Context: an optimization exercise on an open-source flow, tuned for small area, a short achievable clock period and few clock cycles per item. The choices shown serve that exercise and are no tape-out recipe.
In this exercise RTL edits were held to simulation tests only and were not proved equivalent to the original.

==> flow/design.v <==
`timescale 1ns/1ps
module register_sync #(
  parameter integer WIDTH                 = 8
) (
  input  wire                             clk,
  input  wire        [ WIDTH -1 : 0 ]     in,
  output wire        [ WIDTH -1 : 0 ]     out
);
  reg [ WIDTH -1 : 0 ] out_reg;
  always @(posedge clk)
  begin
      out_reg <= in;
  end
  assign out = out_reg;
endmodule
`timescale 1ns/1ps
module mem_data_sync
#(
  parameter integer DATA_WIDTH           = 8,
  parameter integer ARRAY                = 16,
  parameter integer MEM_DATA_WIDTH       = DATA_WIDTH*ARRAY
)
(
  input   wire                             clk,
  input   wire [ MEM_DATA_WIDTH  -1 : 0 ]  data_in,
  output  wire [ MEM_DATA_WIDTH  -1 : 0 ]  data_out
);
  genvar n, m;
  generate
    for (n = 0; n < ARRAY; n = n + 1)
    begin: SYNC_N
      for (m = 0; m <= n; m = m + 1)
      begin: SYNC_M
        wire [ DATA_WIDTH           -1 : 0 ]        a;
        wire [ DATA_WIDTH           -1 : 0 ]        a_dly;
        wire [ DATA_WIDTH           -1 : 0 ]        a_dly_fwd;
        assign a = data_in[n*DATA_WIDTH+:DATA_WIDTH];     
        if (m == 0)
          assign a_dly = a;
        else 
          assign a_dly = SYNC_N[n].SYNC_M[m-1].a_dly_fwd;
        if (m == n)
          assign data_out[n*DATA_WIDTH+:DATA_WIDTH] = SYNC_N[n].SYNC_M[m].a_dly_fwd; 
        register_sync #(DATA_WIDTH) read_addr_fwd (clk, a_dly, a_dly_fwd);
      end
    end
  endgenerate
  endmodule
module PE #(
    parameter DATA_WIDTH = 8,
    parameter PE_OUT_WIDTH = 21
) (
    input wire clk,
    input wire signed [DATA_WIDTH - 1 : 0] inp_in,
    input wire signed [DATA_WIDTH - 1 : 0] wgt_in,
    input wire signed [PE_OUT_WIDTH - 1 : 0] acc_in,
    output wire signed [PE_OUT_WIDTH - 1 : 0] acc_out
);
    reg signed [PE_OUT_WIDTH - 1 : 0] result;
    assign acc_out = result;
    always @(posedge clk) begin
        result <= inp_in * wgt_in + acc_in;
    end
endmodule
module GEMM #(
    parameter DATA_WIDTH = 8,
    parameter PE_OUT_WIDTH = 24,
    parameter ARRAY_M = 2,   
    parameter ARRAY_N = 16,  
    parameter CHANNEL = 96,
    parameter MEM_DATA_WIDTH = DATA_WIDTH * ARRAY_N
) (
    input wire clk,
    input wire signed [MEM_DATA_WIDTH - 1 : 0] inp,
    input wire signed [MEM_DATA_WIDTH - 1 : 0] wgt1,
    input wire signed [MEM_DATA_WIDTH - 1 : 0] wgt2,
    output wire signed [PE_OUT_WIDTH - 1 : 0] gemm_result1,
    output wire signed [PE_OUT_WIDTH - 1 : 0] gemm_result2
);
    genvar  i;
    generate
            for(i = 0; i < 16; i = i + 1)  begin: LOOP_INSIDE
             wire signed [DATA_WIDTH - 1 : 0]   inp_in;
             wire signed [DATA_WIDTH - 1 : 0]   wgt_in1;
             wire signed [DATA_WIDTH - 1 : 0]   wgt_in2;
             wire signed [PE_OUT_WIDTH  - 1 : 0]   acc_in1;
             wire signed [PE_OUT_WIDTH  - 1 : 0]   acc_in2;
             wire signed [PE_OUT_WIDTH - 1 : 0]   acc_out1;
             wire signed [PE_OUT_WIDTH - 1 : 0]   acc_out2;
                if(i == 0)  begin
                    assign acc_in1= 0;
                    assign acc_in2= 0;
                end
                else begin
                     assign acc_in1 = LOOP_INSIDE[i-1].acc_out1;
                     assign acc_in2 = LOOP_INSIDE[i-1].acc_out2;
                end
                    assign inp_in = inp[i * DATA_WIDTH+:DATA_WIDTH];
                    assign wgt_in1 = wgt1[i * DATA_WIDTH+:DATA_WIDTH];
                    assign wgt_in2 = wgt2[i * DATA_WIDTH+:DATA_WIDTH];
                PE #(
                    .DATA_WIDTH(DATA_WIDTH),
                    .PE_OUT_WIDTH(PE_OUT_WIDTH)
                ) pe_item1(
                    .clk(clk),
                    .inp_in(inp_in),
                    .wgt_in(wgt_in1),
                    .acc_in(acc_in1),
                    .acc_out(acc_out1)
                );
                PE #(
                    .DATA_WIDTH(DATA_WIDTH),
                    .PE_OUT_WIDTH(PE_OUT_WIDTH)
                ) pe_item2(
                    .clk(clk),
                    .inp_in(inp_in),
                    .wgt_in(wgt_in2),
                    .acc_in(acc_in2),
                    .acc_out(acc_out2)
                );
                if(i == ARRAY_N - 1) begin
                    assign gemm_result1= acc_out1;
                    assign gemm_result2 = acc_out2;                          
                end
            end
    endgenerate
endmodule
module find_max #(
    parameter DATA_WIDTH = 16,
    parameter OUTPUT_CHANNEL = 10
) (
    input wire clk,
    input wire en,
    input wire signed [DATA_WIDTH - 1 : 0] inp1,
    input wire signed [DATA_WIDTH - 1 : 0] inp2,
    input wire [4 : 0] index,
    output wire [3 : 0]  find_max_out
);
    reg signed [DATA_WIDTH - 1 : 0] max;
    reg [3 : 0] num;
    reg signed [DATA_WIDTH - 1 : 0] max_t;
    reg [3 : 0] num_t;
    always @(*) begin
        if(index == 0) begin
            max_t = inp1;
            num_t = 4'd0;
        end
        else begin
            max_t = max;
            num_t = num;
            if(max_t < inp1) begin
                max_t = inp1;
                num_t = index[3:0];
            end
        end
        if(max_t < inp2) begin
            max_t = inp2;
            num_t = index[3:0] + 4'd1;
        end
    end
    always @(posedge clk) begin
        if(en) begin
            max <= max_t;
            num <= num_t;
        end
    end
    assign find_max_out = num;
endmodule
`timescale 1ns / 1ps
module lenet_fc #(
    parameter DATA_WIDTH = 8,
    parameter PE_OUT_WIDTH = 24,
    parameter ARRAY_M = 2,
    parameter ARRAY_N = 16,
    parameter INP_MEM_DATA_WIDTH = DATA_WIDTH * ARRAY_N,
    parameter WGT_MEM_DATA_WIDTH = DATA_WIDTH * ARRAY_N,
    parameter INP_CHANNEL = 96,
    parameter WGT_CHANNEL = 96,
    parameter OUTPUT_CHANNEL = 10,
    parameter ADDR_WIDTH = 10
) (
    input  clk,
    input  rst,
    input  start,
    output ready,
    output done,
    output inp_en,
    output [ADDR_WIDTH - 1 : 0] inp_addr,
    input  [INP_MEM_DATA_WIDTH - 1 : 0] inp_data,
    output wgt_en,
    output [ADDR_WIDTH - 1 : 0] wgt_addr1,
    output [ADDR_WIDTH - 1 : 0] wgt_addr2,
    input  [WGT_MEM_DATA_WIDTH - 1 : 0] wgt_data1,
    input  [WGT_MEM_DATA_WIDTH - 1 : 0] wgt_data2,
    output [3 : 0] class_idx,
    output [PE_OUT_WIDTH * OUTPUT_CHANNEL - 1 : 0] logits
);
    wire signed [DATA_WIDTH * ARRAY_N - 1 : 0] inp_mem_DOUT_dly;
    wire signed [PE_OUT_WIDTH - 1 : 0] gemm_result_out1;
    wire signed [PE_OUT_WIDTH - 1 : 0] gemm_result_out2;
    reg signed [PE_OUT_WIDTH - 1 : 0] acc_mem [0 : OUTPUT_CHANNEL - 1];
    reg signed [PE_OUT_WIDTH - 1 : 0] acc_mem_read_data1;
    reg signed [PE_OUT_WIDTH - 1 : 0] acc_mem_read_data2;
    reg signed [PE_OUT_WIDTH - 1 : 0] acc_mem_read_data1_find_max;
    reg signed [PE_OUT_WIDTH - 1 : 0] acc_mem_read_data2_find_max;
    reg [ADDR_WIDTH - 1 : 0] inp_mem_read_addr_reg;
    reg [ADDR_WIDTH - 1 : 0] wgt_mem_read_addr1_reg;
    reg [ADDR_WIDTH - 1 : 0] wgt_mem_read_addr2_reg;
    reg en_inp_reg;
    reg en_wgt_reg;
    assign inp_en = en_inp_reg;
    assign wgt_en = en_wgt_reg;
    assign inp_addr = inp_mem_read_addr_reg;
    assign wgt_addr1 = wgt_mem_read_addr1_reg;
    assign wgt_addr2 = wgt_mem_read_addr2_reg;
    reg [3 : 0] n;
    reg [4 : 0] m;
    reg [5 : 0] gemm_cnt;
    reg [4 : 0] find_max_count_reg;
    reg [3 : 0] state;
    localparam integer IDLE = 0;
    localparam integer READ_MEM = 1;
    localparam integer GEMM = 2;
    localparam integer READ_ACC_MEM = 3;
    localparam integer WAIT_ACC = 4;
    localparam integer COMPUTE_ACC_MEM = 5;
    localparam integer WRITE_ACC_MEM = 6;
    localparam integer READ_FIND_MAX = 7;
    localparam integer FIND_MAX = 8;
    localparam integer FIND_MAX_CHANGE = 9;
    localparam integer DONE = 10;
    assign ready = (state == IDLE);
    assign done = (state == DONE);
    genvar g;
    generate
        for (g = 0; g < OUTPUT_CHANNEL; g = g + 1) begin : gen_logits
            assign logits[g * PE_OUT_WIDTH +: PE_OUT_WIDTH] = acc_mem[g];
        end
    endgenerate
    mem_data_sync inp_sync (
        .clk      ( clk              ),
        .data_in  ( inp_data         ),
        .data_out ( inp_mem_DOUT_dly )
    );
    GEMM # (
        .DATA_WIDTH(DATA_WIDTH),
        .PE_OUT_WIDTH(PE_OUT_WIDTH),
        .ARRAY_M(ARRAY_M),
        .ARRAY_N(ARRAY_N),
        .CHANNEL(INP_CHANNEL)
    ) fconn (
        .clk(clk),
        .inp(inp_mem_DOUT_dly),
        .wgt1(wgt_data1),
        .wgt2(wgt_data2),
        .gemm_result1(gemm_result_out1),
        .gemm_result2(gemm_result_out2)
    );
    find_max # (
        .DATA_WIDTH(PE_OUT_WIDTH)
    ) find_max (
        .clk(clk),
        .en(state == FIND_MAX),
        .inp1(acc_mem_read_data1_find_max),
        .inp2(acc_mem_read_data2_find_max),
        .index(find_max_count_reg),
        .find_max_out(class_idx)
    );
    always @(posedge clk) begin
        if (rst) begin
            state <= IDLE;
            en_inp_reg <= 1'b0;
            en_wgt_reg <= 1'b0;
            gemm_cnt <= 0;
            find_max_count_reg <= 0;
            n <= 0;
            m <= 0;
        end
        else begin
            case (state)
                IDLE: begin
                    n <= 0;
                    m <= 0;
                    gemm_cnt <= 0;
                    find_max_count_reg <= 0;
                    if(start) begin
                        state <= READ_MEM;
                    end
                end
                READ_MEM: begin
                    if(n < 6) begin  
                        en_inp_reg <= 1;
                        en_wgt_reg <= 1;
                        inp_mem_read_addr_reg <= n;
                        wgt_mem_read_addr1_reg <= (m * 6) + n;
                        wgt_mem_read_addr2_reg <= ((m + 1) * 6) + n;
                        n <= n + 1;
                        state <= GEMM;
                    end
                    else begin   
                        n <= 0;
                        m <= m + 2;
                        if(m < OUTPUT_CHANNEL) begin
                            state <= READ_MEM;
                        end
                        else begin
                            state <= READ_FIND_MAX;
                        end
                    end
                end
                GEMM: begin
                    if(gemm_cnt == 17) begin
                        state <= READ_ACC_MEM;
                        gemm_cnt <= 0;
                    end
                    else begin
                        gemm_cnt <= gemm_cnt + 1;
                    end
                end
                READ_ACC_MEM: begin
                    if(m < OUTPUT_CHANNEL) begin
                        acc_mem_read_data1 <= acc_mem[m];
                        acc_mem_read_data2 <= acc_mem[m + 1];
                        state <= WAIT_ACC;
                    end
                    else begin
                        state <= READ_FIND_MAX;
                    end
                end
                WAIT_ACC: begin
                    state <= COMPUTE_ACC_MEM;
                end
                COMPUTE_ACC_MEM: begin
                    if(n == 1) begin
                        acc_mem[m] <= gemm_result_out1;
                        acc_mem[m + 1] <= gemm_result_out2;
                    end
                    else begin
                        acc_mem[m] <= gemm_result_out1 + acc_mem_read_data1;
                        acc_mem[m + 1] <= gemm_result_out2 + acc_mem_read_data2;
                    end
                    state <= WRITE_ACC_MEM;
                end
                WRITE_ACC_MEM: begin
                    state <= READ_MEM;
                end
                READ_FIND_MAX: begin
                    if(find_max_count_reg < 10) begin
                        acc_mem_read_data1_find_max <= acc_mem[find_max_count_reg];
                        acc_mem_read_data2_find_max <= acc_mem[find_max_count_reg + 1];
                        state <= FIND_MAX;
                    end
                    else begin
                        state <= DONE;
                    end
                end
                FIND_MAX: begin
                    state <= FIND_MAX_CHANGE;
                end
                FIND_MAX_CHANGE: begin
                    find_max_count_reg <= find_max_count_reg + 2;
                    state <= READ_FIND_MAX;
                end
                DONE: begin
                    state <= IDLE;
                end
                default: state <= IDLE;
            endcase
        end
    end
endmodule
==> flow/run.sh <==
#!/bin/bash
# synth_recipe.tcl (not shown) runs the flow's synth.tcl, then flattens the netlist and writes it again
# the make line also repeats each setting of config.mk as NAME=value (left out here)
make -C /OpenROAD-flow-scripts/flow DESIGN_CONFIG=/design/flow/config.mk WORK_HOME=/design/flow/orfs CLKGATE_MAP_FILE= SYNTH_SCRIPT=/design/flow/synth_recipe.tcl finish
==> flow/config.mk <==
export PLATFORM = sky130hd
export DESIGN_NAME = lenet_fc
export DESIGN_NICKNAME = lenet_fc
export VERILOG_FILES = /design/flow/design.v
export SDC_FILE = /design/flow/constraint.sdc
export NUM_CORES = 4
export LEC_CHECK = 0
export CAP_MARGIN = 20
export CORE_MARGIN = 2
export CORE_UTILIZATION = 40
export SLEW_MARGIN = 20
==> flow/constraint.sdc <==
create_clock -name core_clock -period 10.0 [get_ports {clk}]
set_input_delay 2.0000 -clock core_clock [delete_from_list [all_inputs] [get_ports {clk}]]
set_output_delay 2.0000 -clock core_clock [all_outputs]
set_load 0.01 [all_outputs]
### Power grid

Pins as bars on the die edge.
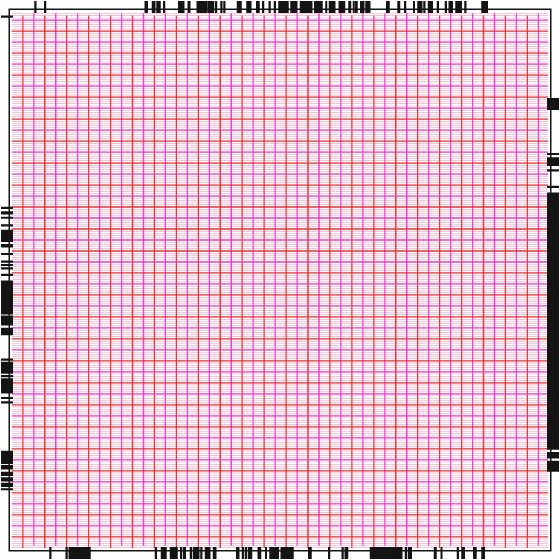
legend:
  red:
    net: VSS
  magenta:
    net: VDD
signal pins: 665
met4 straps: 48
met5 straps: 48
rows: 243

### Cells colored by class

Scale bar: 200 um.
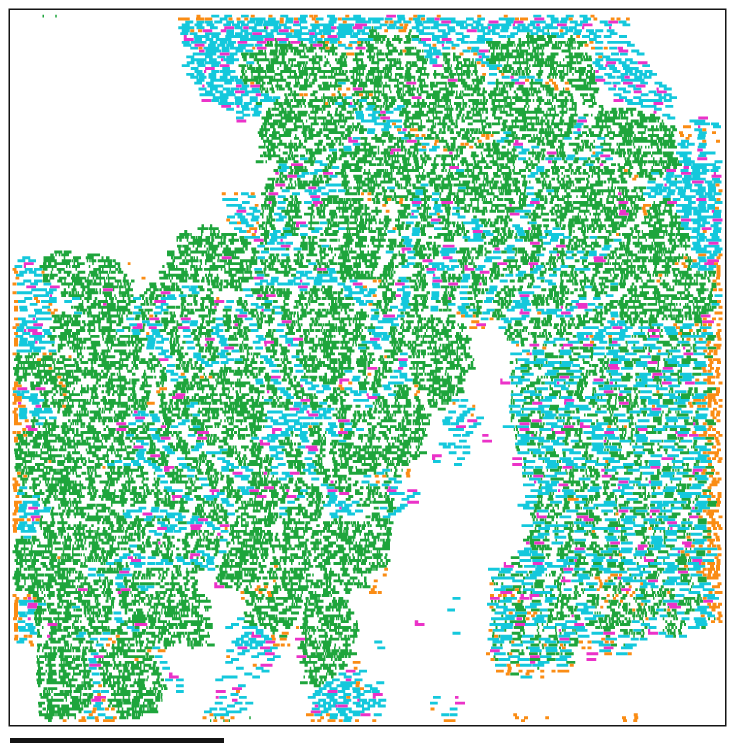
legend:
  green:
    class: remaining logic cells
    cells: 14538
    share_of_their_area: 64%
  magenta:
    class: clock drivers and dummy loads
    cells: 495
    share_of_their_area: 4.9%
  cyan:
    class: registers
    cells: 2391
    share_of_their_area: 28%
  orange:
    class: remaining buffers and delay cells
    cells: 740
    share_of_their_area: 3.8%

### Clock distribution

Scale bar: 200 um.
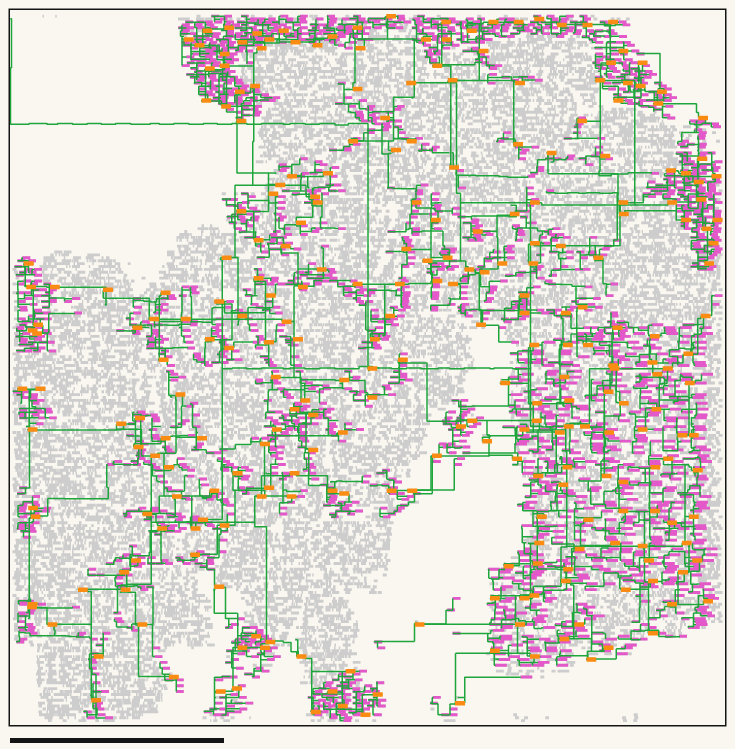
legend:
  orange:
    item: clock-net drivers
    count: 276
  green:
    item: clock wires
    length: 33.0 mm
  magenta:
    item: flip-flops
    count: 2391
routed clock nets: 277

-- path summary, 6_finish.rpt --
kind                 startpoint  cells past startpoint                                                end
setup / recovery  wgt_data1[82]                     32  fconn.LOOP_INSIDE[10].pe_item1.result[23]$_DFF_P_
setup reg to reg       register                     27   fconn.LOOP_INSIDE[9].pe_item2.result[23]$_DFF_P_
hold / removal         register                      0                                           register
hold reg to reg        register                      0                                           register
-- placed cells by master (no fill, tap or decap), types with 294 or more instances in the layout --
cell / Yosys / layout
ha_1: 1783 / 1783
inv_1: 2930 / 2930
nor2b_1: 301 / 301
and2_1: 1396 / 1396
o21ai_0: 425 / 425
clkdlybuf4s50_1: 0 / 657
edfxtp_1: 528 / 528
fa_1: 1793 / 1793
nand2_1: 879 / 879
nor2_1: 740 / 737
xnor2_1: 936 / 934
dfxtp_1: 1863 / 1857
a21oi_1: 914 / 913
a21o_1: 295 / 294
-- cell families (layout without fill, tap and decap cells) --
group / Yosys count / in the layout / synth area share (%)
adder cells (fa/ha/maj): 3576 / 3576 / 33.00
other: 1 / 53 / 0.002126
XOR/XNOR: 1187 / 1187 / 5.972
buffers and inverters: 3225 / 4174 / 6.901
AO/OA/AOI/OAI: 2413 / 2413 / 8.588
flip-flops: 2391 / 2391 / 30.13
multiplexers: 348 / 348 / 3.471
AND/OR/NAND/NOR: 4065 / 4065 / 11.94
-- layer usage --
| metal | up-vias | wire (um) | GRT usage, % |
|---|---|---|---|
| li1 | 57190 | - | - |
| met1 | 57750 | 179800 | 24.39 |
| met2 | 2501 | 217500 | 34.78 |
| met3 | 703 | 24960 | 3.122 |
| met4 | 30 | 17060 | 7.095 |
| met5 | - | 202 | 0 |
-- through the flow --
stage | setup WS, ps | instances | cell area (um^2) | utilization (%)
final | 1671 | 24090 | 199400 | 45.49
after global routing | 1271 | 24070 | 199400 | 45.48
after CTS | 1717 | 24040 | 199300 | 45.45
after detailed placement | 742.2 | 23550 | 189900 | 43.32
after global placement | 657.3 | 23550 | 189900 | 43.31
after floorplan | 1913 | 17220 | 176400 | -
==> summary.txt <==
run status=finished clean; Total Neg Setup Slack=0 ps; vias=118200; Critical Path RT=10790 ps; Filler Cell Count=41370; Multi-input gate area=0.1112 mm^2; Root Buffer=clkbuf_16; Site Rows=243; drt pass-1 iters=6; Area Growth Syn to Fin=13.06%; Distinct cells, synth=90; crit path max fanout=8; drt total wl=439500 um; die area=0.4463 mm^2; layout cell share with drive strength beyond 1=5.307%; #FFs+latches synth=2391; die extent in x=668.1 um; reg2reg setup slack=2700 ps; cell taking the most area after synthesis=dfxtp_1; Mapped Area=0.1764 mm^2; slowest stage delay, CP=550 ps; crit start category=input port; Critical Path End Type=register; Signal inverters=2939; dominant cell by count in the synthesized netlist=inv_1; Yosys top cell area share=21.14%; grt ovf=0
Testbench counts, summed over its fixed seeds: cycles 234,552, items 320.

separate check: timing with driven ports:
No port has a modelled driver above. Below, the same layout with a new extraction and two added sets of constraints.
Step 1, drivers: a clkbuf_16 drives clk and a buf_2 each remaining input, both assumed.
Step 2, shift: input delay + t, output delay - t, t = (earliest + latest rising clock arrival at the registers) / 2. This alone moves slack from input paths to output paths.
Three values: ideal ports, drivers, drivers and shift; two values: the first two.
t (ns): 1.020
slack for setup (ns): 1.671 / 1.690 / 0.671
latest minus earliest clock arrival (ns): 0.096 / 0.097
worst data-port slew with drivers (ns): 0.30
pins driven straight from the clock port: 1
After both steps setup and hold are still met in this run. For this run, drivers alone change the setup slack by +0.019 ns; drivers and shift together by -1.000 ns.
